From an optimization exercise on the open Yosys and OpenROAD flow, aimed at small area and a short achievable clock period; shortcuts taken in it are not production practice.
Function was checked by simulation only, so behaviour that the tests miss may differ from the original.
No activity file was given, so power comes from the tool's default toggle rates.

Figure 1. Wires at chosen ports, followed through buffers.
The bar under the picture is 200 µm long.
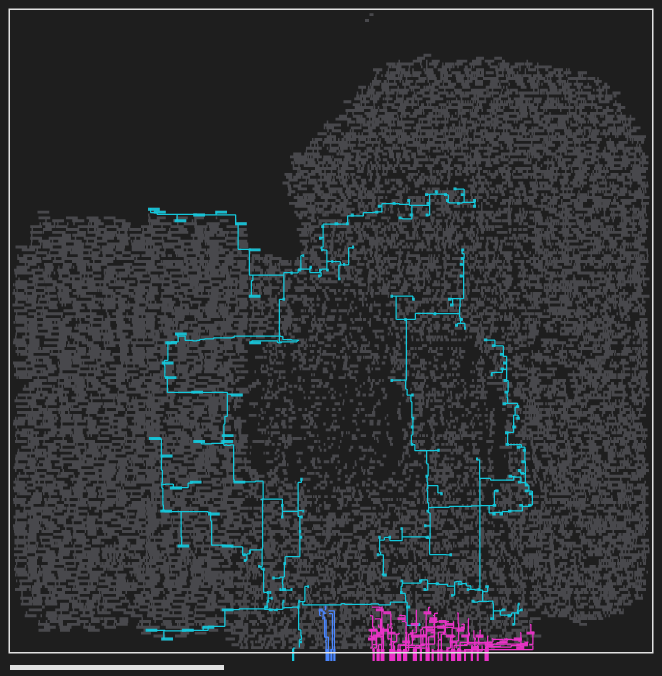
Figure 2. Congestion heat map.
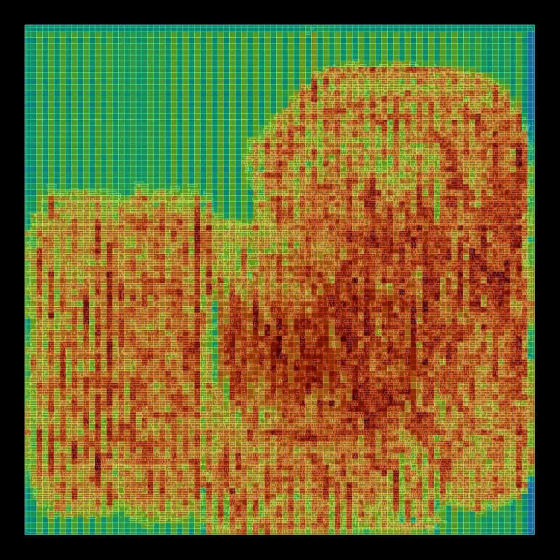
Figure 3. Path with the least slack.
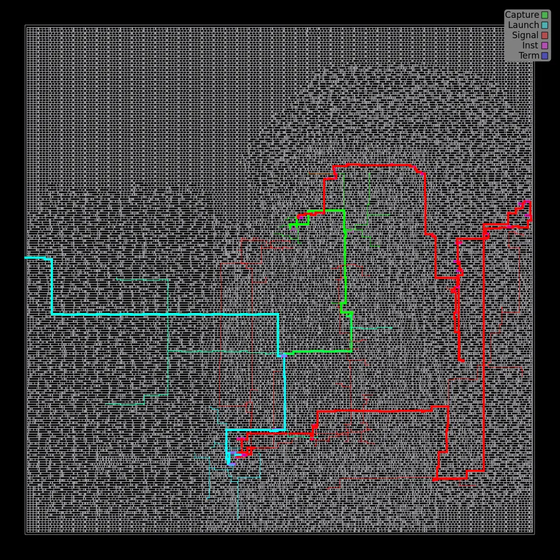
Figure 4. Hierarchy map of the flops.
Other sequential cells in the stronger grey, the rest of the logic in the fainter grey.
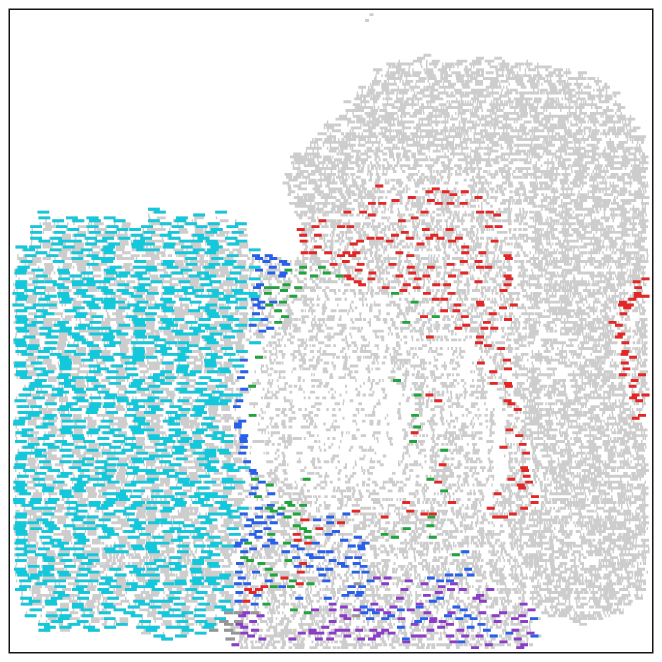
Figure 5. Signal metal coverage by tile.
The bar under the picture is 200 µm long. 30 x 30 tiles, from dark purple (low) to yellow (high), scaled to the fullest tile. Values are wire area over tile area, all layers added.
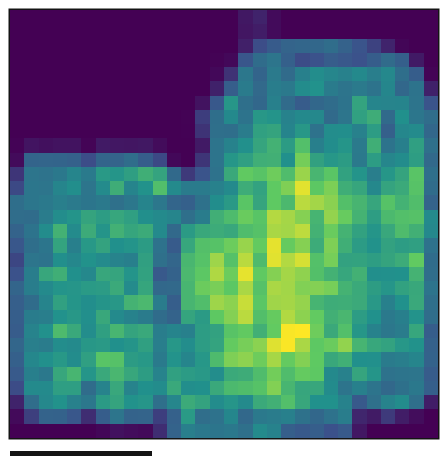
$ cat flow/design.v
`timescale 1ns/1ps
module alu #(
    parameter XLEN = 32
)(
    input  logic [XLEN-1:0] a,
    input  logic [XLEN-1:0] b,
    input  logic [3:0]      alu_op,
    output logic [XLEN-1:0] result,
    output logic            zero,
    output logic            lt,
    output logic            ltu
);
    localparam ALU_ADD  = 4'b0000;
    localparam ALU_SUB  = 4'b0001;
    localparam ALU_SLL  = 4'b0010;
    localparam ALU_SLT  = 4'b0011;
    localparam ALU_SLTU = 4'b0100;
    localparam ALU_XOR  = 4'b0101;
    localparam ALU_SRL  = 4'b0110;
    localparam ALU_SRA  = 4'b0111;
    localparam ALU_OR   = 4'b1000;
    localparam ALU_AND  = 4'b1001;
    logic [XLEN-1:0] add_sub_result;
    logic [XLEN-1:0] slt_result;
    logic [XLEN-1:0] sltu_result;
    logic [4:0]      shamt;
    assign shamt = b[4:0];
    assign add_sub_result = (alu_op == ALU_SUB) ? (a - b) : (a + b);
    assign lt = ($signed(a) < $signed(b));
    assign slt_result = {{(XLEN-1){1'b0}}, lt};
    assign ltu = (a < b);
    assign sltu_result = {{(XLEN-1){1'b0}}, ltu};
    always_comb begin
        case (alu_op)
            ALU_ADD:  result = add_sub_result;
            ALU_SUB:  result = add_sub_result;
            ALU_SLL:  result = a << shamt;
            ALU_SLT:  result = slt_result;
            ALU_SLTU: result = sltu_result;
            ALU_XOR:  result = a ^ b;
            ALU_SRL:  result = a >> shamt;
            ALU_SRA:  result = $signed(a) >>> shamt;
            ALU_OR:   result = a | b;
            ALU_AND:  result = a & b;
            default:  result = '0;
        endcase
    end
    assign zero = (result == '0);
endmodule
`timescale 1ns/1ps
module regfile #(
    parameter XLEN = 32
)(
    input  logic             clk,
    input  logic             rst,
    input  logic             we,
    input  logic [4:0]       waddr,
    input  logic [XLEN-1:0]  wdata,
    input  logic [4:0]       raddr1,
    output logic [XLEN-1:0]  rdata1,
    input  logic [4:0]       raddr2,
    output logic [XLEN-1:0]  rdata2
);
    logic [XLEN-1:0] rf [31:0];
    always_ff @(posedge clk) begin
        if (rst) begin
            for (int i = 0; i < 32; i++) begin
                rf[i] <= '0;
            end
        end else if (we && (waddr != 5'd0)) begin
            rf[waddr] <= wdata;
        end
    end
    assign rdata1 = (raddr1 == 5'd0) ? '0 : rf[raddr1];
    assign rdata2 = (raddr2 == 5'd0) ? '0 : rf[raddr2];
endmodule
`timescale 1ns/1ps
module if_stage #(
    parameter XLEN = 32
)(
    input  logic             clk,
    input  logic             rst,
    input  logic             stall,
    input  logic             flush,
    input  logic             branch_taken,
    input  logic [XLEN-1:0]  branch_target,
    output logic [XLEN-1:0]  imem_addr,
    output logic             imem_req,
    input  logic [XLEN-1:0]  imem_rdata,
    input  logic             imem_ready,
    output logic [XLEN-1:0]  pc_out,
    output logic [XLEN-1:0]  instr_out,
    output logic             valid_out
);
    logic [XLEN-1:0] pc_reg;
    logic [XLEN-1:0] pc_next;
    logic [XLEN-1:0] pc_plus4;
    assign pc_plus4 = pc_reg + 32'd4;
    always_comb begin
        if (branch_taken) begin
            pc_next = branch_target;
        end else if (!stall) begin
            pc_next = pc_plus4;
        end else begin
            pc_next = pc_reg;
        end
    end
    always_ff @(posedge clk) begin
        if (rst) begin
            pc_reg <= 32'h0000_0000;   
        end else if (!stall || branch_taken) begin
            pc_reg <= pc_next;
        end
    end
    assign imem_addr = pc_reg;
    assign imem_req = !rst && !stall;
    always_ff @(posedge clk) begin
        if (rst || flush) begin
            pc_out <= '0;
            instr_out <= 32'h0000_0013;   
            valid_out <= 1'b0;
        end else if (!stall) begin
            pc_out <= pc_reg;
            instr_out <= imem_ready ? imem_rdata : 32'h0000_0013;
            valid_out <= imem_ready;
        end
    end
endmodule
`timescale 1ns/1ps
module id_stage #(
    parameter XLEN = 32
)(
    input  logic             clk,
    input  logic             rst,
    input  logic             stall,
    input  logic             flush,
    input  logic [XLEN-1:0]  pc_in,
    input  logic [XLEN-1:0]  instr_in,
    input  logic             valid_in,
    output logic [4:0]       rf_raddr1,
    output logic [4:0]       rf_raddr2,
    input  logic [XLEN-1:0]  rf_rdata1,
    input  logic [XLEN-1:0]  rf_rdata2,
    output logic [XLEN-1:0]  pc_out,
    output logic [XLEN-1:0]  rs1_data_out,
    output logic [XLEN-1:0]  rs2_data_out,
    output logic [XLEN-1:0]  imm_out,
    output logic [4:0]       rd_out,
    output logic [4:0]       rs1_out,
    output logic [4:0]       rs2_out,
    output logic [2:0]       funct3_out,
    output logic [6:0]       funct7_out,
    output logic             valid_out,
    output logic [3:0]       alu_op_out,
    output logic             alu_src1_sel_out,   
    output logic             alu_src2_sel_out,   
    output logic             mem_read_out,
    output logic             mem_write_out,
    output logic             reg_write_out,
    output logic [1:0]       wb_sel_out,         
    output logic             branch_out,
    output logic             jal_out,
    output logic             jalr_out,
    output logic             mul_start_out,
    output logic             div_start_out
);
    logic [6:0]  opcode;
    logic [4:0]  rd;
    logic [2:0]  funct3;
    logic [4:0]  rs1;
    logic [4:0]  rs2;
    logic [6:0]  funct7;
    assign opcode = instr_in[6:0];
    assign rd     = instr_in[11:7];
    assign funct3 = instr_in[14:12];
    assign rs1    = instr_in[19:15];
    assign rs2    = instr_in[24:20];
    assign funct7 = instr_in[31:25];
    logic [XLEN-1:0] imm_i, imm_s, imm_b, imm_u, imm_j;
    logic [XLEN-1:0] imm;
    always_comb begin
        imm_i = {{20{instr_in[31]}}, instr_in[31:20]};
        imm_s = {{20{instr_in[31]}}, instr_in[31:25], instr_in[11:7]};
        imm_b = {{19{instr_in[31]}}, instr_in[31], instr_in[7], instr_in[30:25], instr_in[11:8], 1'b0};
        imm_u = {instr_in[31:12], 12'b0};
        imm_j = {{11{instr_in[31]}}, instr_in[31], instr_in[19:12], instr_in[20], instr_in[30:21], 1'b0};
        case (opcode)
            7'b0010011: imm = imm_i;   
            7'b0000011: imm = imm_i;   
            7'b0100011: imm = imm_s;   
            7'b1100011: imm = imm_b;   
            7'b0110111: imm = imm_u;   
            7'b0010111: imm = imm_u;   
            7'b1101111: imm = imm_j;   
            7'b1100111: imm = imm_i;   
            default:    imm = '0;
        endcase
    end
    logic [3:0]  alu_op;
    logic        alu_src1_sel;
    logic        alu_src2_sel;
    logic        mem_read;
    logic        mem_write;
    logic        reg_write;
    logic [1:0]  wb_sel;
    logic        branch;
    logic        jal;
    logic        jalr;
    logic        mul_start;
    logic        div_start;
    always_comb begin
        alu_op = 4'b0000;
        alu_src1_sel = 1'b0;
        alu_src2_sel = 1'b0;
        mem_read = 1'b0;
        mem_write = 1'b0;
        reg_write = 1'b0;
        wb_sel = 2'b00;
        branch = 1'b0;
        jal = 1'b0;
        jalr = 1'b0;
        mul_start = 1'b0;
        div_start = 1'b0;
        case (opcode)
            7'b0110011: begin   
                reg_write = 1'b1;
                wb_sel = 2'b00;   
                if (funct7 == 7'b0000001) begin
                    case (funct3)
                        3'b000, 3'b001, 3'b010, 3'b011: mul_start = 1'b1;
                        3'b100, 3'b101, 3'b110, 3'b111: div_start = 1'b1;
                    endcase
                end else begin
                    case (funct3)
                        3'b000: alu_op = (funct7[5]) ? 4'b0001 : 4'b0000;   
                        3'b001: alu_op = 4'b0010;   
                        3'b010: alu_op = 4'b0011;   
                        3'b011: alu_op = 4'b0100;   
                        3'b100: alu_op = 4'b0101;   
                        3'b101: alu_op = (funct7[5]) ? 4'b0111 : 4'b0110;   
                        3'b110: alu_op = 4'b1000;   
                        3'b111: alu_op = 4'b1001;   
                    endcase
                end
            end
            7'b0010011: begin   
                reg_write = 1'b1;
                alu_src2_sel = 1'b1;   
                wb_sel = 2'b00;   
                case (funct3)
                    3'b000: alu_op = 4'b0000;   
                    3'b001: alu_op = 4'b0010;   
                    3'b010: alu_op = 4'b0011;   
                    3'b011: alu_op = 4'b0100;   
                    3'b100: alu_op = 4'b0101;   
                    3'b101: alu_op = (funct7[5]) ? 4'b0111 : 4'b0110;   
                    3'b110: alu_op = 4'b1000;   
                    3'b111: alu_op = 4'b1001;   
                endcase
            end
            7'b0000011: begin   
                reg_write = 1'b1;
                alu_op = 4'b0000;   
                alu_src2_sel = 1'b1;   
                mem_read = 1'b1;
                wb_sel = 2'b01;   
            end
            7'b0100011: begin   
                alu_op = 4'b0000;   
                alu_src2_sel = 1'b1;   
                mem_write = 1'b1;
            end
            7'b1100011: begin   
                alu_op = 4'b0001;   
                branch = 1'b1;
            end
            7'b1101111: begin   
                reg_write = 1'b1;
                wb_sel = 2'b10;   
                jal = 1'b1;
            end
            7'b1100111: begin   
                reg_write = 1'b1;
                alu_op = 4'b0000;   
                alu_src2_sel = 1'b1;   
                wb_sel = 2'b10;   
                jalr = 1'b1;
            end
            7'b0110111: begin   
                reg_write = 1'b1;
                alu_op = 4'b0000;   
                alu_src1_sel = 1'b1;   
                alu_src2_sel = 1'b1;   
                wb_sel = 2'b00;   
            end
            7'b0010111: begin   
                reg_write = 1'b1;
                alu_op = 4'b0000;   
                alu_src1_sel = 1'b1;   
                alu_src2_sel = 1'b1;   
                wb_sel = 2'b00;   
            end
        endcase
    end
    assign rf_raddr1 = rs1;
    assign rf_raddr2 = rs2;
    always_ff @(posedge clk) begin
        if (rst || flush) begin
            pc_out <= '0;
            rs1_data_out <= '0;
            rs2_data_out <= '0;
            imm_out <= '0;
            rd_out <= '0;
            rs1_out <= '0;
            rs2_out <= '0;
            funct3_out <= '0;
            funct7_out <= '0;
            valid_out <= 1'b0;
            alu_op_out <= '0;
            alu_src1_sel_out <= 1'b0;
            alu_src2_sel_out <= 1'b0;
            mem_read_out <= 1'b0;
            mem_write_out <= 1'b0;
            reg_write_out <= 1'b0;
            wb_sel_out <= 2'b00;
            branch_out <= 1'b0;
            jal_out <= 1'b0;
            jalr_out <= 1'b0;
            mul_start_out <= 1'b0;
            div_start_out <= 1'b0;
        end else if (!stall) begin
            pc_out <= pc_in;
            rs1_data_out <= rf_rdata1;
            rs2_data_out <= rf_rdata2;
            imm_out <= imm;
            rd_out <= rd;
            rs1_out <= rs1;
            rs2_out <= rs2;
            funct3_out <= funct3;
            funct7_out <= funct7;
            valid_out <= valid_in;
            alu_op_out <= alu_op;
            alu_src1_sel_out <= alu_src1_sel;
            alu_src2_sel_out <= alu_src2_sel;
            mem_read_out <= mem_read;
            mem_write_out <= mem_write;
            reg_write_out <= reg_write;
            wb_sel_out <= wb_sel;
            branch_out <= branch;
            jal_out <= jal;
            jalr_out <= jalr;
            mul_start_out <= mul_start;
            div_start_out <= div_start;
        end
    end
endmodule
`timescale 1ns/1ps
module hazard_unit (
    input  logic       id_rs1_valid,
    input  logic       id_rs2_valid,
    input  logic [4:0] id_rs1,
    input  logic [4:0] id_rs2,
    input  logic       ex_rd_valid,
    input  logic [4:0] ex_rd,
    input  logic       ex_mem_read,
    input  logic       mem_rd_valid,
    input  logic [4:0] mem_rd,
    input  logic       wb_rd_valid,
    input  logic [4:0] wb_rd,
    input  logic       muldiv_busy,
    output logic       stall_if,
    output logic       stall_id,
    output logic       stall_ex,
    output logic       flush_id,
    output logic       flush_ex,
    output logic [1:0] fwd_rs1_sel,   
    output logic [1:0] fwd_rs2_sel
);
    logic load_use_hazard;
    always_comb begin
        load_use_hazard = 1'b0;
        if (ex_mem_read && ex_rd_valid && (ex_rd != 5'd0)) begin
            if ((id_rs1_valid && (id_rs1 == ex_rd)) ||
                (id_rs2_valid && (id_rs2 == ex_rd))) begin
                load_use_hazard = 1'b1;
            end
        end
    end
    always_comb begin
        fwd_rs1_sel = 2'b00;   
        if (id_rs1_valid && (id_rs1 != 5'd0)) begin
            if (ex_rd_valid && (ex_rd == id_rs1) && !ex_mem_read) begin
                fwd_rs1_sel = 2'b01;   
            end else if (mem_rd_valid && (mem_rd == id_rs1)) begin
                fwd_rs1_sel = 2'b10;   
            end
        end
    end
    always_comb begin
        fwd_rs2_sel = 2'b00;   
        if (id_rs2_valid && (id_rs2 != 5'd0)) begin
            if (ex_rd_valid && (ex_rd == id_rs2) && !ex_mem_read) begin
                fwd_rs2_sel = 2'b01;   
            end else if (mem_rd_valid && (mem_rd == id_rs2)) begin
                fwd_rs2_sel = 2'b10;   
            end
        end
    end
    assign stall_if = load_use_hazard || muldiv_busy;
    assign stall_id = load_use_hazard || muldiv_busy;
    assign stall_ex = muldiv_busy;
    assign flush_id = 1'b0;   
    assign flush_ex = 1'b0;   
endmodule
`timescale 1ns/1ps
module muldiv #(
    parameter XLEN = 32
)(
    input  logic             clk,
    input  logic             rst,
    input  logic             start,
    input  logic [2:0]       op,      
    input  logic [XLEN-1:0]  a,
    input  logic [XLEN-1:0]  b,
    output logic [XLEN-1:0]  result,
    output logic             busy,
    output logic             valid
);
    localparam OP_MUL    = 3'b000;
    localparam OP_MULH   = 3'b001;
    localparam OP_MULHSU = 3'b010;
    localparam OP_MULHU  = 3'b011;
    localparam OP_DIV    = 3'b100;
    localparam OP_DIVU   = 3'b101;
    localparam OP_REM    = 3'b110;
    localparam OP_REMU   = 3'b111;
    logic [63:0] mul_result;
    logic [31:0] div_quotient;
    logic [31:0] div_remainder;
    logic [5:0]  div_counter;
    logic        div_busy;
    logic        is_mul_op;
    logic        is_div_op;
    assign is_mul_op = (op[2] == 1'b0);
    assign is_div_op = (op[2] == 1'b1);
    always_comb begin
        case (op[1:0])
            2'b00: mul_result = $signed(a) * $signed(b);            
            2'b01: mul_result = $signed(a) * $signed(b);            
            2'b10: mul_result = $signed(a) * $unsigned(b);          
            2'b11: mul_result = $unsigned(a) * $unsigned(b);        
        endcase
    end
    logic [31:0] dividend_reg;
    logic [31:0] divisor_reg;
    logic [31:0] quotient_reg;
    logic [31:0] remainder_reg;
    logic        div_sign;
    logic        div_unsigned;
    always_ff @(posedge clk) begin
        if (rst) begin
            div_busy <= 1'b0;
            div_counter <= '0;
            dividend_reg <= '0;
            divisor_reg <= '0;
            quotient_reg <= '0;
            remainder_reg <= '0;
            div_sign <= 1'b0;
            div_unsigned <= 1'b0;
        end else begin
            if (start && is_div_op && !div_busy) begin
                div_busy <= 1'b1;
                div_counter <= 6'd32;
                div_unsigned <= op[0];
                if (!op[0] && ((op == OP_DIV) || (op == OP_REM))) begin
                    div_sign <= a[31] ^ b[31];
                    dividend_reg <= a[31] ? -a : a;
                    divisor_reg <= b[31] ? -b : b;
                end else begin
                    div_sign <= 1'b0;
                    dividend_reg <= a;
                    divisor_reg <= b;
                end
                quotient_reg <= '0;
                remainder_reg <= '0;
            end else if (div_busy) begin
                if (div_counter > 0) begin
                    remainder_reg <= {remainder_reg[30:0], dividend_reg[31]};
                    dividend_reg <= {dividend_reg[30:0], 1'b0};
                    if (remainder_reg >= divisor_reg) begin
                        remainder_reg <= remainder_reg - divisor_reg;
                        quotient_reg <= {quotient_reg[30:0], 1'b1};
                    end else begin
                        quotient_reg <= {quotient_reg[30:0], 1'b0};
                    end
                    div_counter <= div_counter - 1;
                end else begin
                    div_busy <= 1'b0;
                end
            end
        end
    end
    always_comb begin
        if (is_mul_op) begin
            if (op == OP_MUL) begin
                result = mul_result[31:0];
            end else begin
                result = mul_result[63:32];
            end
        end else begin
            if ((op == OP_DIV) || (op == OP_DIVU)) begin
                result = (div_sign && !div_unsigned) ? -quotient_reg : quotient_reg;
            end else begin
                result = (a[31] && !div_unsigned) ? -remainder_reg : remainder_reg;
            end
        end
    end
    assign busy = div_busy;
    assign valid = is_mul_op ? start : (div_busy && (div_counter == 0));
endmodule
`timescale 1ns/1ps
module ex_stage #(
    parameter XLEN = 32
)(
    input  logic             clk,
    input  logic             rst,
    input  logic             stall,
    input  logic             flush,
    input  logic [XLEN-1:0]  pc_in,
    input  logic [XLEN-1:0]  rs1_data_in,
    input  logic [XLEN-1:0]  rs2_data_in,
    input  logic [XLEN-1:0]  imm_in,
    input  logic [4:0]       rd_in,
    input  logic [4:0]       rs1_in,
    input  logic [4:0]       rs2_in,
    input  logic [2:0]       funct3_in,
    input  logic [6:0]       funct7_in,
    input  logic             valid_in,
    input  logic [3:0]       alu_op_in,
    input  logic             alu_src1_sel_in,
    input  logic             alu_src2_sel_in,
    input  logic             mem_read_in,
    input  logic             mem_write_in,
    input  logic             reg_write_in,
    input  logic [1:0]       wb_sel_in,
    input  logic             branch_in,
    input  logic             jal_in,
    input  logic             jalr_in,
    input  logic             mul_start_in,
    input  logic             div_start_in,
    input  logic [1:0]       fwd_rs1_sel,   
    input  logic [1:0]       fwd_rs2_sel,
    input  logic [XLEN-1:0]  fwd_ex_data,
    input  logic [XLEN-1:0]  fwd_mem_data,
    output logic             branch_taken,
    output logic [XLEN-1:0]  branch_target,
    output logic [XLEN-1:0]  alu_result_out,
    output logic [XLEN-1:0]  rs2_data_out,
    output logic [4:0]       rd_out,
    output logic [2:0]       funct3_out,
    output logic             valid_out,
    output logic             mem_read_out,
    output logic             mem_write_out,
    output logic             reg_write_out,
    output logic [1:0]       wb_sel_out,
    output logic             muldiv_busy
);
    logic [XLEN-1:0] alu_src1, alu_src2;
    logic [XLEN-1:0] alu_result;
    logic             alu_zero, alu_lt, alu_ltu;
    logic [XLEN-1:0] pc_plus4;
    logic [XLEN-1:0] forwarded_rs1, forwarded_rs2;
    always_comb begin
        case (fwd_rs1_sel)
            2'b00: forwarded_rs1 = rs1_data_in;
            2'b01: forwarded_rs1 = fwd_ex_data;
            2'b10: forwarded_rs1 = fwd_mem_data;
            default: forwarded_rs1 = rs1_data_in;
        endcase
        case (fwd_rs2_sel)
            2'b00: forwarded_rs2 = rs2_data_in;
            2'b01: forwarded_rs2 = fwd_ex_data;
            2'b10: forwarded_rs2 = fwd_mem_data;
            default: forwarded_rs2 = rs2_data_in;
        endcase
    end
    assign pc_plus4 = pc_in + 32'd4;
    always_comb begin
        if (alu_src1_sel_in) begin
            alu_src1 = pc_in;
        end else begin
            alu_src1 = forwarded_rs1;
        end
        if (alu_src2_sel_in) begin
            alu_src2 = imm_in;
        end else begin
            alu_src2 = forwarded_rs2;
        end
    end
    alu #(.XLEN(XLEN)) u_alu (
        .a(alu_src1),
        .b(alu_src2),
        .alu_op(alu_op_in),
        .result(alu_result),
        .zero(alu_zero),
        .lt(alu_lt),
        .ltu(alu_ltu)
    );
    logic [XLEN-1:0] muldiv_result;
    logic             muldiv_valid;
    logic [2:0]       muldiv_op;
    assign muldiv_op = funct3_in;
    muldiv #(.XLEN(XLEN)) u_muldiv (
        .clk(clk),
        .rst(rst),
        .start(mul_start_in || div_start_in),
        .op(muldiv_op),
        .a(forwarded_rs1),
        .b(forwarded_rs2),
        .result(muldiv_result),
        .busy(muldiv_busy),
        .valid(muldiv_valid)
    );
    logic branch_condition;
    always_comb begin
        branch_condition = 1'b0;
        if (branch_in) begin
            case (funct3_in)
                3'b000: branch_condition = alu_zero;         
                3'b001: branch_condition = !alu_zero;        
                3'b100: branch_condition = alu_lt;           
                3'b101: branch_condition = !alu_lt;          
                3'b110: branch_condition = alu_ltu;          
                3'b111: branch_condition = !alu_ltu;         
                default: branch_condition = 1'b0;
            endcase
        end
    end
    always_comb begin
        branch_taken = 1'b0;
        branch_target = '0;
        if (jal_in) begin
            branch_taken = 1'b1;
            branch_target = pc_in + imm_in;
        end else if (jalr_in) begin
            branch_taken = 1'b1;
            branch_target = (forwarded_rs1 + imm_in) & ~32'h1;   
        end else if (branch_in && branch_condition) begin
            branch_taken = 1'b1;
            branch_target = pc_in + imm_in;
        end
    end
    logic [XLEN-1:0] ex_result;
    always_comb begin
        if (mul_start_in || div_start_in) begin
            ex_result = muldiv_result;
        end else if (wb_sel_in == 2'b10) begin
            ex_result = pc_plus4;   
        end else begin
            ex_result = alu_result;
        end
    end
    always_ff @(posedge clk) begin
        if (rst || flush) begin
            alu_result_out <= '0;
            rs2_data_out <= '0;
            rd_out <= '0;
            funct3_out <= '0;
            valid_out <= 1'b0;
            mem_read_out <= 1'b0;
            mem_write_out <= 1'b0;
            reg_write_out <= 1'b0;
            wb_sel_out <= 2'b00;
        end else if (!stall) begin
            alu_result_out <= ex_result;
            rs2_data_out <= forwarded_rs2;
            rd_out <= rd_in;
            funct3_out <= funct3_in;
            valid_out <= valid_in && !branch_taken;   
            mem_read_out <= mem_read_in;
            mem_write_out <= mem_write_in;
            reg_write_out <= reg_write_in;
            wb_sel_out <= wb_sel_in;
        end
    end
endmodule
`timescale 1ns/1ps
module mem_stage #(
    parameter XLEN = 32
)(
    input  logic             clk,
    input  logic             rst,
    input  logic             stall,
    input  logic             flush,
    input  logic [XLEN-1:0]  alu_result_in,
    input  logic [XLEN-1:0]  rs2_data_in,
    input  logic [4:0]       rd_in,
    input  logic [2:0]       funct3_in,
    input  logic             valid_in,
    input  logic             mem_read_in,
    input  logic             mem_write_in,
    input  logic             reg_write_in,
    input  logic [1:0]       wb_sel_in,
    output logic [XLEN-1:0]  dmem_addr,
    output logic [XLEN-1:0]  dmem_wdata,
    output logic [3:0]       dmem_we,
    output logic             dmem_req,
    input  logic [XLEN-1:0]  dmem_rdata,
    input  logic             dmem_ready,
    output logic [XLEN-1:0]  alu_result_out,
    output logic [XLEN-1:0]  mem_data_out,
    output logic [4:0]       rd_out,
    output logic             valid_out,
    output logic             reg_write_out,
    output logic [1:0]       wb_sel_out
);
    assign dmem_addr = alu_result_in;
    assign dmem_req = (mem_read_in || mem_write_in) && valid_in && !stall;
    always_comb begin
        dmem_wdata = '0;
        dmem_we = 4'b0000;
        if (mem_write_in) begin
            case (funct3_in)
                3'b000: begin   
                    case (alu_result_in[1:0])
                        2'b00: begin
                            dmem_wdata = {24'h0, rs2_data_in[7:0]};
                            dmem_we = 4'b0001;
                        end
                        2'b01: begin
                            dmem_wdata = {16'h0, rs2_data_in[7:0], 8'h0};
                            dmem_we = 4'b0010;
                        end
                        2'b10: begin
                            dmem_wdata = {8'h0, rs2_data_in[7:0], 16'h0};
                            dmem_we = 4'b0100;
                        end
                        2'b11: begin
                            dmem_wdata = {rs2_data_in[7:0], 24'h0};
                            dmem_we = 4'b1000;
                        end
                    endcase
                end
                3'b001: begin   
                    case (alu_result_in[1])
                        1'b0: begin
                            dmem_wdata = {16'h0, rs2_data_in[15:0]};
                            dmem_we = 4'b0011;
                        end
                        1'b1: begin
                            dmem_wdata = {rs2_data_in[15:0], 16'h0};
                            dmem_we = 4'b1100;
                        end
                    endcase
                end
                3'b010: begin   
                    dmem_wdata = rs2_data_in;
                    dmem_we = 4'b1111;
                end
                default: begin
                    dmem_wdata = rs2_data_in;
                    dmem_we = 4'b0000;
                end
            endcase
        end
    end
    logic [XLEN-1:0] aligned_mem_data;
    always_comb begin
        aligned_mem_data = '0;
        if (mem_read_in) begin
            case (funct3_in)
                3'b000: begin   
                    case (alu_result_in[1:0])
                        2'b00: aligned_mem_data = {{24{dmem_rdata[7]}}, dmem_rdata[7:0]};
                        2'b01: aligned_mem_data = {{24{dmem_rdata[15]}}, dmem_rdata[15:8]};
                        2'b10: aligned_mem_data = {{24{dmem_rdata[23]}}, dmem_rdata[23:16]};
                        2'b11: aligned_mem_data = {{24{dmem_rdata[31]}}, dmem_rdata[31:24]};
                    endcase
                end
                3'b001: begin   
                    case (alu_result_in[1])
                        1'b0: aligned_mem_data = {{16{dmem_rdata[15]}}, dmem_rdata[15:0]};
                        1'b1: aligned_mem_data = {{16{dmem_rdata[31]}}, dmem_rdata[31:16]};
                    endcase
                end
                3'b010: begin   
                    aligned_mem_data = dmem_rdata;
                end
                3'b100: begin   
                    case (alu_result_in[1:0])
                        2'b00: aligned_mem_data = {24'h0, dmem_rdata[7:0]};
                        2'b01: aligned_mem_data = {24'h0, dmem_rdata[15:8]};
                        2'b10: aligned_mem_data = {24'h0, dmem_rdata[23:16]};
                        2'b11: aligned_mem_data = {24'h0, dmem_rdata[31:24]};
                    endcase
                end
                3'b101: begin   
                    case (alu_result_in[1])
                        1'b0: aligned_mem_data = {16'h0, dmem_rdata[15:0]};
                        1'b1: aligned_mem_data = {16'h0, dmem_rdata[31:16]};
                    endcase
                end
                default: aligned_mem_data = dmem_rdata;
            endcase
        end else begin
            aligned_mem_data = dmem_rdata;
        end
    end
    always_ff @(posedge clk) begin
        if (rst || flush) begin
            alu_result_out <= '0;
            mem_data_out <= '0;
            rd_out <= '0;
            valid_out <= 1'b0;
            reg_write_out <= 1'b0;
            wb_sel_out <= 2'b00;
        end else if (!stall) begin
            alu_result_out <= alu_result_in;
            mem_data_out <= aligned_mem_data;
            rd_out <= rd_in;
            valid_out <= valid_in;
            reg_write_out <= reg_write_in;
            wb_sel_out <= wb_sel_in;
        end
    end
endmodule
`timescale 1ns/1ps
module wb_stage #(
    parameter XLEN = 32
)(
    input  logic             clk,
    input  logic             rst,
    input  logic [XLEN-1:0]  alu_result_in,
    input  logic [XLEN-1:0]  mem_data_in,
    input  logic [4:0]       rd_in,
    input  logic             valid_in,
    input  logic             reg_write_in,
    input  logic [1:0]       wb_sel_in,
    output logic             rf_we,
    output logic [4:0]       rf_waddr,
    output logic [XLEN-1:0]  rf_wdata
);
    always_comb begin
        case (wb_sel_in)
            2'b00: rf_wdata = alu_result_in;   
            2'b01: rf_wdata = mem_data_in;     
            2'b10: rf_wdata = alu_result_in;   
            default: rf_wdata = alu_result_in;
        endcase
    end
    assign rf_we = reg_write_in && valid_in && (rd_in != 5'd0);
    assign rf_waddr = rd_in;
endmodule
`timescale 1ns/1ps
module riscv_cpu #(
    parameter XLEN = 32,
    parameter RESET_ADDR = 32'h0000_0000
)(
    input  logic             clk,
    input  logic             rst,
    output logic [XLEN-1:0]  imem_addr,
    output logic             imem_req,
    input  logic [XLEN-1:0]  imem_rdata,
    input  logic             imem_ready,
    output logic [XLEN-1:0]  dmem_addr,
    output logic [XLEN-1:0]  dmem_wdata,
    output logic [3:0]       dmem_we,
    output logic             dmem_req,
    input  logic [XLEN-1:0]  dmem_rdata,
    input  logic             dmem_ready,
    input  logic             timer_irq,
    input  logic             external_irq,
    output logic [XLEN-1:0]  debug_pc,
    output logic [XLEN-1:0]  debug_instr,
    output logic             debug_valid
);
    logic [XLEN-1:0] if_pc, if_instr;
    logic            if_valid;
    logic [XLEN-1:0] id_pc, id_rs1_data, id_rs2_data, id_imm;
    logic [4:0]      id_rd, id_rs1, id_rs2;
    logic [2:0]      id_funct3;
    logic [6:0]      id_funct7;
    logic            id_valid;
    logic [3:0]      id_alu_op;
    logic            id_alu_src1_sel, id_alu_src2_sel;
    logic            id_mem_read, id_mem_write, id_reg_write;
    logic [1:0]      id_wb_sel;
    logic            id_branch, id_jal, id_jalr;
    logic            id_mul_start, id_div_start;
    logic [XLEN-1:0] ex_alu_result, ex_rs2_data;
    logic [4:0]      ex_rd;
    logic [2:0]      ex_funct3;
    logic            ex_valid;
    logic            ex_mem_read, ex_mem_write, ex_reg_write;
    logic [1:0]      ex_wb_sel;
    logic [XLEN-1:0] mem_alu_result, mem_mem_data;
    logic [4:0]      mem_rd;
    logic            mem_valid;
    logic            mem_reg_write;
    logic [1:0]      mem_wb_sel;
    logic            rf_we;
    logic [4:0]      rf_waddr;
    logic [XLEN-1:0] rf_wdata;
    logic [4:0]      rf_raddr1, rf_raddr2;
    logic [XLEN-1:0] rf_rdata1, rf_rdata2;
    logic            stall_if, stall_id, stall_ex;
    logic            flush_id, flush_ex;
    logic [1:0]      fwd_rs1_sel, fwd_rs2_sel;
    logic            muldiv_busy;
    logic            branch_taken;
    logic [XLEN-1:0] branch_target;
    logic [XLEN-1:0] fwd_ex_data, fwd_mem_data;
    regfile #(.XLEN(XLEN)) u_regfile (
        .clk(clk),
        .rst(rst),
        .we(rf_we),
        .waddr(rf_waddr),
        .wdata(rf_wdata),
        .raddr1(rf_raddr1),
        .rdata1(rf_rdata1),
        .raddr2(rf_raddr2),
        .rdata2(rf_rdata2)
    );
    if_stage #(.XLEN(XLEN)) u_if_stage (
        .clk(clk),
        .rst(rst),
        .stall(stall_if),
        .flush(flush_id || branch_taken),
        .branch_taken(branch_taken),
        .branch_target(branch_target),
        .imem_addr(imem_addr),
        .imem_req(imem_req),
        .imem_rdata(imem_rdata),
        .imem_ready(imem_ready),
        .pc_out(if_pc),
        .instr_out(if_instr),
        .valid_out(if_valid)
    );
    id_stage #(.XLEN(XLEN)) u_id_stage (
        .clk(clk),
        .rst(rst),
        .stall(stall_id),
        .flush(flush_id || branch_taken),
        .pc_in(if_pc),
        .instr_in(if_instr),
        .valid_in(if_valid),
        .rf_raddr1(rf_raddr1),
        .rf_raddr2(rf_raddr2),
        .rf_rdata1(rf_rdata1),
        .rf_rdata2(rf_rdata2),
        .pc_out(id_pc),
        .rs1_data_out(id_rs1_data),
        .rs2_data_out(id_rs2_data),
        .imm_out(id_imm),
        .rd_out(id_rd),
        .rs1_out(id_rs1),
        .rs2_out(id_rs2),
        .funct3_out(id_funct3),
        .funct7_out(id_funct7),
        .valid_out(id_valid),
        .alu_op_out(id_alu_op),
        .alu_src1_sel_out(id_alu_src1_sel),
        .alu_src2_sel_out(id_alu_src2_sel),
        .mem_read_out(id_mem_read),
        .mem_write_out(id_mem_write),
        .reg_write_out(id_reg_write),
        .wb_sel_out(id_wb_sel),
        .branch_out(id_branch),
        .jal_out(id_jal),
        .jalr_out(id_jalr),
        .mul_start_out(id_mul_start),
        .div_start_out(id_div_start)
    );
    ex_stage #(.XLEN(XLEN)) u_ex_stage (
        .clk(clk),
        .rst(rst),
        .stall(stall_ex),
        .flush(flush_ex || branch_taken),
        .pc_in(id_pc),
        .rs1_data_in(id_rs1_data),
        .rs2_data_in(id_rs2_data),
        .imm_in(id_imm),
        .rd_in(id_rd),
        .rs1_in(id_rs1),
        .rs2_in(id_rs2),
        .funct3_in(id_funct3),
        .funct7_in(id_funct7),
        .valid_in(id_valid),
        .alu_op_in(id_alu_op),
        .alu_src1_sel_in(id_alu_src1_sel),
        .alu_src2_sel_in(id_alu_src2_sel),
        .mem_read_in(id_mem_read),
        .mem_write_in(id_mem_write),
        .reg_write_in(id_reg_write),
        .wb_sel_in(id_wb_sel),
        .branch_in(id_branch),
        .jal_in(id_jal),
        .jalr_in(id_jalr),
        .mul_start_in(id_mul_start),
        .div_start_in(id_div_start),
        .fwd_rs1_sel(fwd_rs1_sel),
        .fwd_rs2_sel(fwd_rs2_sel),
        .fwd_ex_data(ex_alu_result),
        .fwd_mem_data(mem_alu_result),
        .branch_taken(branch_taken),
        .branch_target(branch_target),
        .alu_result_out(ex_alu_result),
        .rs2_data_out(ex_rs2_data),
        .rd_out(ex_rd),
        .funct3_out(ex_funct3),
        .valid_out(ex_valid),
        .mem_read_out(ex_mem_read),
        .mem_write_out(ex_mem_write),
        .reg_write_out(ex_reg_write),
        .wb_sel_out(ex_wb_sel),
        .muldiv_busy(muldiv_busy)
    );
    mem_stage #(.XLEN(XLEN)) u_mem_stage (
        .clk(clk),
        .rst(rst),
        .stall(1'b0),   
        .flush(1'b0),
        .alu_result_in(ex_alu_result),
        .rs2_data_in(ex_rs2_data),
        .rd_in(ex_rd),
        .funct3_in(ex_funct3),
        .valid_in(ex_valid),
        .mem_read_in(ex_mem_read),
        .mem_write_in(ex_mem_write),
        .reg_write_in(ex_reg_write),
        .wb_sel_in(ex_wb_sel),
        .dmem_addr(dmem_addr),
        .dmem_wdata(dmem_wdata),
        .dmem_we(dmem_we),
        .dmem_req(dmem_req),
        .dmem_rdata(dmem_rdata),
        .dmem_ready(dmem_ready),
        .alu_result_out(mem_alu_result),
        .mem_data_out(mem_mem_data),
        .rd_out(mem_rd),
        .valid_out(mem_valid),
        .reg_write_out(mem_reg_write),
        .wb_sel_out(mem_wb_sel)
    );
    wb_stage #(.XLEN(XLEN)) u_wb_stage (
        .clk(clk),
        .rst(rst),
        .alu_result_in(mem_alu_result),
        .mem_data_in(mem_mem_data),
        .rd_in(mem_rd),
        .valid_in(mem_valid),
        .reg_write_in(mem_reg_write),
        .wb_sel_in(mem_wb_sel),
        .rf_we(rf_we),
        .rf_waddr(rf_waddr),
        .rf_wdata(rf_wdata)
    );
    hazard_unit u_hazard_unit (
        .id_rs1_valid(!id_alu_src1_sel),
        .id_rs2_valid(!id_alu_src2_sel && !id_mem_write),
        .id_rs1(id_rs1),
        .id_rs2(id_rs2),
        .ex_rd_valid(ex_reg_write),
        .ex_rd(ex_rd),
        .ex_mem_read(ex_mem_read),
        .mem_rd_valid(mem_reg_write),
        .mem_rd(mem_rd),
        .wb_rd_valid(rf_we),
        .wb_rd(rf_waddr),
        .muldiv_busy(muldiv_busy),
        .stall_if(stall_if),
        .stall_id(stall_id),
        .stall_ex(stall_ex),
        .flush_id(flush_id),
        .flush_ex(flush_ex),
        .fwd_rs1_sel(fwd_rs1_sel),
        .fwd_rs2_sel(fwd_rs2_sel)
    );
    assign debug_pc = if_pc;
    assign debug_instr = if_instr;
    assign debug_valid = if_valid;
endmodule
$ cat flow/run.sh
#!/bin/bash
# synth_recipe.tcl (not shown) runs the flow's synth.tcl, then flattens the netlist and writes it again
# the make line also repeats each setting of config.mk as NAME=value (left out here)
make -C /OpenROAD-flow-scripts/flow DESIGN_CONFIG=/design/flow/config.mk WORK_HOME=/design/flow/orfs CLKGATE_MAP_FILE= SYNTH_SCRIPT=/design/flow/synth_recipe.tcl finish
$ cat flow/config.mk
export PLATFORM = sky130hd
export DESIGN_NAME = riscv_cpu
export DESIGN_NICKNAME = riscv_cpu
export VERILOG_FILES = /design/flow/design.v
export SDC_FILE = /design/flow/constraint.sdc
export NUM_CORES = 4
export LEC_CHECK = 0
export CAP_MARGIN = 20
export CORE_MARGIN = 2
export CORE_UTILIZATION = 40
export SLEW_MARGIN = 20
$ cat flow/constraint.sdc
create_clock -name core_clock -period 20.0 [get_ports {clk}]
set_input_delay 4.0000 -clock core_clock [delete_from_list [all_inputs] [get_ports {clk}]]
set_output_delay 4.0000 -clock core_clock [all_outputs]
set_load 0.01 [all_outputs]
==> implementation parameters <==
Parameter                              Value

Synth
  Post-synthesis instance area    143000 µm²
  Area share of xor/xnor cells in the synthesized design    under 10%
  Synth top cells by count    sky130_fd_sc_hd__nor2_1 (2174), sky130_fd_sc_hd__inv_1 (1733), sky130_fd_sc_hd__fa_1 (1477), sky130_fd_sc_hd__nand2_1 (1398), sky130_fd_sc_hd__edfxtp_1 (1024)
  Post-Syn Instances    about 14000
  Post-synth EDFFs    1024
  Most used flip-flop cell after synthesis    sky130_fd_sc_hd__edfxtp_1
  Share of flip-flops with an asynchronous set or reset after synthesis    0%
  Synthesized-area fraction occupied by ao, oa, aoi and oai cells    9.88%
  Cell types occupying the most area after synthesis    sky130_fd_sc_hd__edfxtp_1 (22%), sky130_fd_sc_hd__fa_1 (21%), sky130_fd_sc_hd__mux4_2 (10%), sky130_fd_sc_hd__dfxtp_1 (7.9%), sky130_fd_sc_hd__nor2_1 (5.7%)
  Syn avg cell area    roughly 10 µm²
  Count of cell types in the netlist    approximately 110
  Adder-cell share of the synthesized area    25.9%
  Yosys warns    9

Layout
  Most frequent cells in the layout    sky130_fd_sc_hd__nor2_1 (2167), sky130_fd_sc_hd__inv_1 (1727), sky130_fd_sc_hd__fa_1 (1477)
  Largest Register    u_regfile.rf
  Number of nets at the end of the flow    16300

Die
  Die extent in y    roughly 600 µm
  Die width    about 600 µm

Power and ir drop
  Highest-power group    combinational logic
  Switching Power    between 0.004 and 0.005 W
  Share of power burned in combinational logic    about a third
  Reported leakage power    61.7 nW

Clocking
  Number of buffers added by the clock tree synthesis step    177
  Hold buffers post-CTS    0
  Post-cts gate resize count    0
  Total clock sinks    1584
  Cell at the root of the clock tree    sky130_fd_sc_hd__clkbuf_16
  Clk slew on worst S/H paths    0.06 ns

GRT
  Initial antenna violation count    62
  Largest net degree at the start of global routing    135
  Most utilized layer in the global route result    met2
  Congestion Overflow GR    0
  Overall global routing resource usage    a little under a third
  Global-route wire length before repair    approximately 820000 µm
  Met2 usage    49.8%

Worst setup path
  Slack of the worst reg-to-reg path    approximately 5.2 ns
  Cell count of the worst reg-to-reg path    39
  Startpoint of the worst setup timing path    u_id_stage.alu_src1_sel_out
  Worst setup path end    u_ex_stage.alu_result_out[26]
  Critical path's largest stage delay    0.84 ns
  Critical path's slowest cell    sky130_fd_sc_hd__a2111oi_0
  Number of logic stages on the critical path including buffering    39

Run status
  Outcome  timing/DRC/antenna clean

Detailed routing
  Remaining antenna violation count after routing    0
  Met2 routed wirelength    264000 µm
  Top routing layer used    met5
  Via-to-Cell Ratio    roughly 6

Timing
  Unrepaired setup endpoints after global routing    false
  Final max-slew violation count    0
  Worst-margin pin slew    ~1.3 ns
  Post-Route Skew    around 0.091 ns
  Setup tns final    0 ns

Min path
  Worst min path class    flip-flop to flip-flop

Placed design
  Cell area after placement    151000 µm²
  Number of cells after detailed placement    between 15000 and 20000

Flow run
  Number of maximum-capacitance constraint violations    0
Back to the opening pictures, Figure 1:
rst: drawn in cyan, bits 1, direction input, end cells 181, buffers 4, wire 3770 µm. dmem_we: drawn in blue, bits 4, direction output, end cells 4, buffers 4, wire 171 µm. debug_pc: drawn in magenta, bits 32, direction output, end cells 32, buffers 32, wire 1480 µm.
I/O pin total: 237
quantity of I/O buffers inserted on ports: 233

Back to the opening pictures, Figure 2:
final core occ: 44.4%
post-DR wirelength/cell: 30.3 µm
met3 Use GR: 6.34%
met1 track demand over resource: 40.1%

Back to the opening pictures, Figure 3:
final cell count without fillers: 19100
final setup slack of the worst path: 5.19 ns
time the final worst path needs with I/O delays and setup: 14.81 ns

Back to the opening pictures, Figure 4:
u_id_stage: drawn in blue, sequential cells 163. u_regfile: drawn in cyan, sequential cells 1024. u_mem_stage: drawn in green, sequential cells 73. u_ex_stage: drawn in red, sequential cells 215. u_if_stage: drawn in purple, sequential cells 97.
Another 12 sequential cells are not coloured.
DIE AREA: 362000 µm²

Back to the opening pictures, Figure 5:
The mean over all tiles is 0.28. The fullest tile reaches 0.69. The emptiest ninth of the die: north-west.
aggregate routed wire length: 579000 µm
Vias: 114000

==> final cells by class <==
| cell class | count | area, µm² | area share [%] |
|---|---|---|---|
| diodes | 66 | 165 | 0.105 |
| clock buffers | 228 | 4850 | 3.07 |
| clock inverters | 87 | 907 | 0.574 |
| inverters | 1757 | 6600 | 4.18 |
| multi-input cells | 9967 | 91600 | 58.0 |
| flip-flops and latches | 1584 | 42000 | 26.6 |
| well taps | 4751 | 5940 | 3.76 |
| repair buffers | 629 | 5850 | 3.70 |
==> worst reg2reg max path, delay by kind of cell, from the launching register on <==
kind                       cells  cell delay [ns]
adders and majority gates     10             5.30
AOI/OAI and AO/OA             11             4.25
buffers and inverters         10             2.56
and+or+nand+nor                7             1.89
DFF                            1             0.51
xor gates and xnor gates       1             0.18
==> stage by stage <==
| step | setup slack [ns] | total power (W) | hold slack [ns] |
|---|---|---|---|
| 2_1_floorplan | 7.49 | 0.00595 | 0.433 |
| 3_3_place_gp | 5.40 | 0.00748 | 0.444 |
| 3_5_place_dp | 5.40 | 0.00749 | 0.448 |
| 4_1_cts | 5.36 | 0.0109 | 0.457 |
| 5_1_grt | 4.82 | 0.0113 | 0.464 |
| 6_report | 5.19 | 0.0109 | 0.453 |

## afterwards: timing with drivers on the ports
How much do the figures lean on ideal ports? The routed layout below was timed once more, with nothing changed but the port constraints. Step 1, drivers: a clkbuf_16 drives clk and a buf_2 each remaining input, both assumed. Step 2 adds t to the input delays and takes it off the output delays; t is the mean of the earliest and latest rising clock arrival at the registers after step 1. Input paths then give back, and output paths get back, about the clock's delay inside the block. Slacks: ideal ports / drivers / drivers and shift; pairs: ideal ports / drivers.
shift t [ns]: 0.942
slack for setup (ns): 5.186 / 5.186 / 5.186
hold WS [ns]: 0.453 / 0.453 / 0.453
latest minus earliest clock arrival (ns): 0.096 / 0.096
pins driven straight from the clock port: 1
After both steps setup and hold are still met in this run. For this run, drivers alone change the setup slack by 0.000 ns; drivers and shift together by 0.000 ns.
